Source: an optimization exercise on an open RTL-to-GDS flow (aim: small area, a short achievable clock period and few clock cycles per item). Production flows keep margins and buffers that such runs may drop.
For this run, only the layout was checked, not whether the RTL still works.
Power is estimated from default activity; no workload was simulated.

wires.png
Only two layers are drawn.
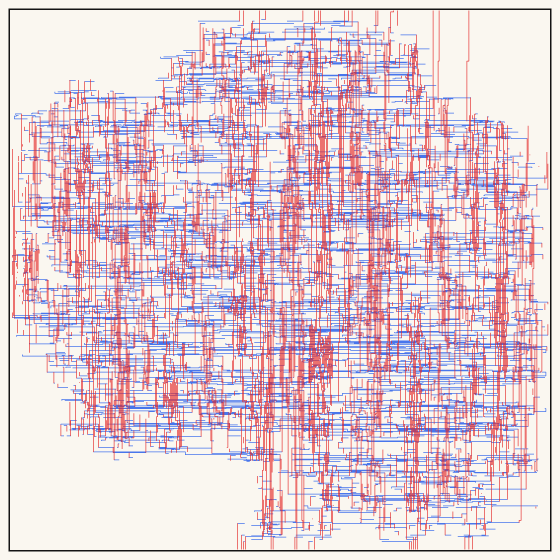
sizes.png
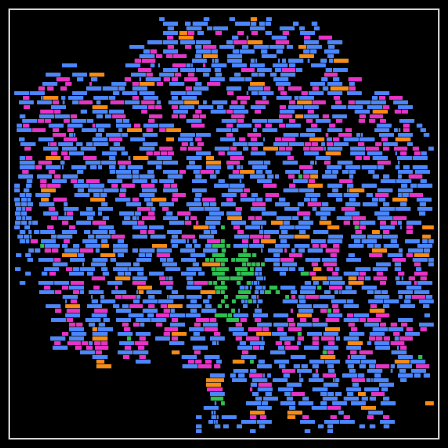
logic_types.png
The bar under the picture is 100 um long.
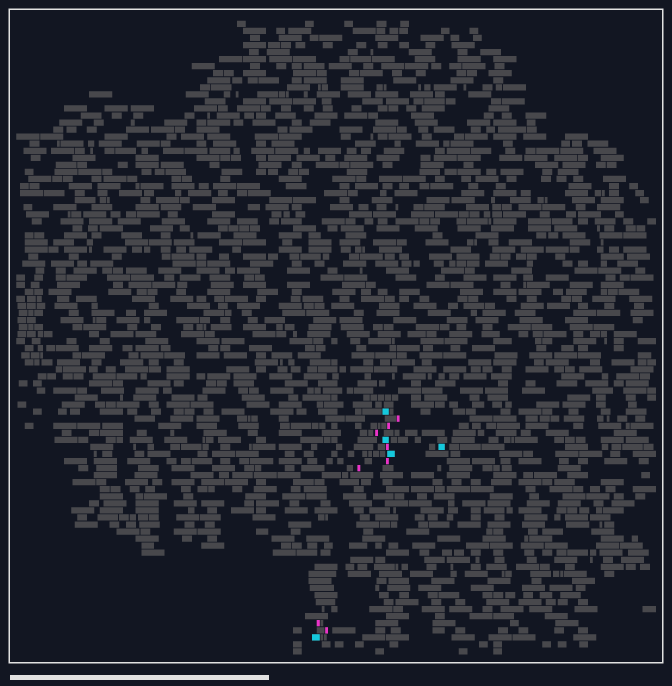
layout.png
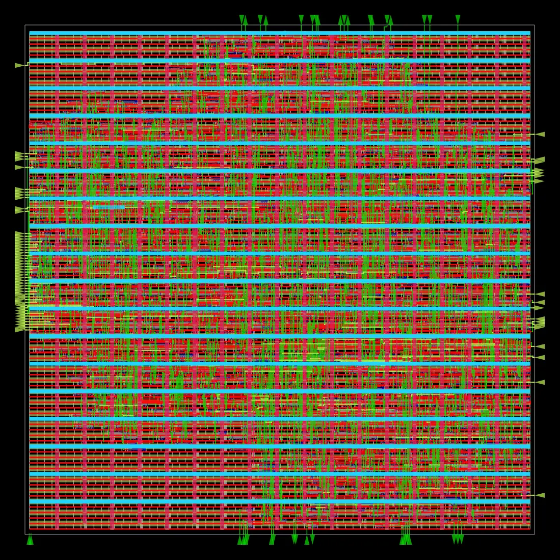
`run.sh`:
```
#!/bin/bash
# synth_recipe.tcl (not shown) runs the flow's synth.tcl, then flattens the netlist and writes it again
# the make line also repeats each setting of config.mk as NAME=value (left out here)
make -C /OpenROAD-flow-scripts/flow DESIGN_CONFIG=/design/flow/config.mk WORK_HOME=/design/flow/orfs CLKGATE_MAP_FILE= SYNTH_SCRIPT=/design/flow/synth_recipe.tcl finish
```
`config.mk`:
```
export PLATFORM = sky130hd
export DESIGN_NAME = apb_slave
export DESIGN_NICKNAME = apb_slave
export VERILOG_FILES = /design/flow/design.v
export SDC_FILE = /design/flow/constraint.sdc
export NUM_CORES = 4
export LEC_CHECK = 0
export CAP_MARGIN = 20
export CORE_MARGIN = 2
export CORE_UTILIZATION = 40
export SLEW_MARGIN = 20
```
`constraint.sdc`:
```
create_clock -name core_clock -period 5.0 [get_ports {PCLK}]
set_input_delay 1.0000 -clock core_clock [delete_from_list [all_inputs] [get_ports {PCLK}]]
set_output_delay 1.0000 -clock core_clock [all_outputs]
set_load 0.01 [all_outputs]
```
`design.v`:
```
module apb_slave (
  input  logic        PCLK,
  input  logic        PRESETn,
  input  logic [31:0] PADDR,
  input  logic        PSEL,
  input  logic        PENABLE,
  input  logic        PWRITE,
  input  logic [31:0] PWDATA,
  output logic [31:0] PRDATA,
  output logic        PREADY,
  output logic        PSLVERR
);
  logic [15:0] [31:0] registers;
  logic [3:0] addr_index;
  logic       addr_valid;
  assign addr_index = PADDR[5:2];
  assign addr_valid = (PADDR[31:6] == 0);
  typedef enum logic [1:0] {
    IDLE,
    SETUP,
    ACCESS
  } apb_state_t;
  apb_state_t current_state, next_state;
  always_ff @(posedge PCLK or negedge PRESETn) begin
    if (!PRESETn) begin
      current_state <= IDLE;
    end else begin
      current_state <= next_state;
    end
  end
  always_comb begin
    case (current_state)
      IDLE: begin
        if (PSEL && !PENABLE)
          next_state = SETUP;
        else
          next_state = IDLE;
      end
      SETUP: begin
        if (PSEL && PENABLE)
          next_state = ACCESS;
        else
          next_state = IDLE;
      end
      ACCESS: begin
        if (PSEL && !PENABLE)
          next_state = SETUP;
        else
          next_state = IDLE;
      end
      default:
        next_state = IDLE;
    endcase
  end
  always_ff @(posedge PCLK or negedge PRESETn) begin
    if (!PRESETn) begin
      for (int i = 0; i < 16; i++)
        registers[i] <= 32'h0;
      PRDATA <= 32'h0;
      PREADY <= 1'b1;   
      PSLVERR <= 1'b0;  
    end
    else begin
      PREADY <= (next_state != SETUP);
      PSLVERR <= 1'b0;
      if (current_state == SETUP && PSEL && PENABLE) begin
        if (!addr_valid) begin
          PSLVERR <= 1'b1;
        end
        else if (!PWRITE) begin
          PRDATA <= registers[addr_index];
        end
      end
      if (current_state == ACCESS && PSEL && PENABLE && addr_valid && PWRITE) begin
        registers[addr_index] <= PWDATA;
      end
    end
  end
endmodule
```
==> qor.csv <==
metric;value;unit
status;timing/DRC/antenna clean;
synth_simple_gate_area_share;0.0242;
crit_end;registers[33];
avgSynthCellArea;16.2;um2
relSlewSlack;0.341;
startpoint_type;primary input;
path_class;in2reg;
clk_latency;0.61;ns
use_met2;0.308;
synth_mux_area_frac;0.368;
drv_slew;0;
finalNetCount;1662;
fmax;268;MHz
finalSetupViolCount;0;
start_util;0.405;
pg_clk;0.00429;W
r2r-end;registers[448];
cts_hold_buffers;0;
ys_types;34;
rrSetupSlack;2.28;ns
rsz0062_at_grt;no;
crit_family;buffers and inverters;
path_max_fanout;22;
place.gp.congestion;0.708;
maxPowerGroup;registers;
crit_path_top_delay_cell;clkdlybuf4s50_1;
rr_startpoint;current_state[1];
syn_nets;1581;
drt_pass1_iterations;5;
combinationalPowerShare;0.041;
synth-compound-area-share;0.0212;
pwr_density_cell;321;nW/um2
use_met1;0.273;
crit_start;PADDR[4];
seq_cell_power;0.00444;W
grt_pass1_vias;14900;
endpoint_kind;register;
grtUsageMet3;0.0290;
postCtsSetupRepairBufs;0;
pwr-share-clk;0.472;
placed_cells;2312;
finalSetupTns;0;ns
hold_class;in2async;
power.total;0.00910;W
power.leakage;14.0;nW
cp.depth;8;
nFillCells;5243;
post_synth_inst_count;1510;
cts_tree;built;
clk_pin_slew;0.06;ns
antenna_found_initial;2;
seq_power_share;0.488;
cp.arrival;4.23;ns
peakVddDrop;0.251;mV
globalRoute.totalOverflow;0;
top_layer;met5;
final_layout_size_suffix_gt1_frac;0.361;
port_buffers;100;
path_cells;clkdlybuf4s50_1 > nor3_1 > ha_1 > inv_1 > or4_1 > nor4_4 > buf_4 > mux2_2;
routed_wl;59600;um
pg_comb;0.000371;W
cts_max_level;2;
crit_buf_inv;3;
cp_data_required_time;5.49;ns
reg2reg_depth;5;
cts_buffer_depth;3;
p_switching;0.00202;W
ys_seq_area_frac;0.560;
viasPerCell;5.65;
seq_area;13700;um2
timing.hold.ws;0.385;ns
synthXorXnorAreaFrac;0.000357;
netlist_area;24500;um2
design.portCount;103;
drcViolationCount;0;
cts.sinks;548;
synth-adder-area-share;0.00102;
multiInputGateArea;10300;um2
route.met2.wl;28000;um
final_hold_viol_count;0;
fin_skew;0.0190;ns
synth_warnings;1;
die_w;252;um
layout_common_cells;dfrtp_1 (547), mux2_2 (292), mux2_1 (252);
synth_top_family_by_area;multiplexers;
grt_max_degree;114;
sw_frac_of_total;0.222;
finalCritPeriodShare;0.747;
core_area;60500;um2
yosys_register_bits;548;
wl_met1;27600;um
routed-wl-met3;2430;um
placed_area;26400;um2
grt_pass1_wl;92800;um
grt.busiest_layer;met2;
cap_violations;0;
place_hpwl;35100;um
max_stage_delay;0.84;ns
p_int;0.00708;W
fin_crit;3.74;ns
die_area;63300;um2
preCtsSetupSlack;0.688;ns
drt_iter0_markers;751;
ctsResizeCount;0;
clockRootBuffer;clkbuf_16;
worstMarginPinSlew;0.988;ns
final_antenna_net_count;0;
cts_inserted_buffers;59;
-- wires.png (at the start) --
metal 2: marked red, wire length 28.0 mm. metal 1: marked blue, wire length 27.6 mm.
via count: 13700
post-DR wirelength/cell: 24.6 um
Tot GR Track Use: 0.193

-- sizes.png (at the start) --
_0 and _1 cells: marked blue, cells 1046, most used dfrtp_1. _6 and larger: marked orange, cells 87, most used clkbuf_16. _3 and _4 cells: marked green, cells 66, most used buf_4. _2 cells: marked magenta, cells 437, most used mux2_2.
worst setup margin: 1.26 ns
synthesis-to-layout area growth: 15.7%
Final Cell Area: 28400 um2
number of non-clock buffers in the layout: 151

-- logic_types.png (at the start) --
AND and OR gates: marked cyan, cells 5. inverters: marked magenta, cells 8.
Post-Layout Cell Count: 2419
multi-input combinational area share: 0.362
most common cell after layout, fill and taps aside: dfrtp_1

-- layout.png (at the start) --
final core utilization: 0.469
y dimension of the die: 252 um
row cnt: 90

flip-flops by register name, indices dropped and copies added, names as in the netlist:
name,count
current_state,2
PREADY,1
registers,512
PSLVERR,1
PRDATA,32
layout make-up:
type,instances,share of cell area
well taps,782,0.0345
diodes,1,0.0000883
repair buffers,151,0.0514
clock buffers,89,0.0613
flip-flops and latches,548,0.484
multi-input cells,823,0.362
inverters,8,0.00106
clock inverters,17,0.00591
synth_stat cells, drive strengths merged:
master | number | area (um2)
a2111o | 2 | 22.5
a22oi | 64 | 480
ha | 2 | 25.0
mux4 | 128 | 2880
and2 | 1 | 6.26
nand3 | 2 | 10.0
nor3b | 1 | 7.51
nor2b | 3 | 18.8
nand2b | 1 | 6.26
and4 | 1 | 8.76
o2111ai | 2 | 17.5
buf | 70 | 375
dfstp | 1 | 26.3
xnor2 | 1 | 8.76
and3b | 1 | 8.76
nor4 | 23 | 320
nor3 | 1 | 5.00
nand4 | 4 | 31.3
dfrtp | 547 | 13700
mux2 | 544 | 6130
inv | 8 | 30.0
nand2 | 33 | 124
nand4b | 1 | 8.76
nor2 | 6 | 22.5
or4 | 2 | 15.0
clkbuf | 61 | 229

==> static timing again, ports no longer ideal <==
How much do the figures lean on ideal ports? The routed layout below was timed once more, with nothing changed but the port constraints.
Step 1: set_driving_cell puts a clkbuf_16 on PCLK and a buf_2 on each other input, an assumption about the parent block.
Step 2 times the ports against the registers' clock, not the clock port: input delays grow and output delays shrink by t, the midpoint of the rising clock arrivals with the driver on.
Three values: no drivers, after step 1, after step 2; two values: the first two.
t (ns): 0.663
slack for setup (ns): 1.263 / 1.289 / 0.627
latest minus earliest clock arrival (ns): 0.021 / 0.021
worst slew at a driven data input, ns: 0.13
After both steps setup and hold are still met in this run. For this run, drivers alone change the setup slack by +0.026 ns; drivers and shift together by -0.636 ns.
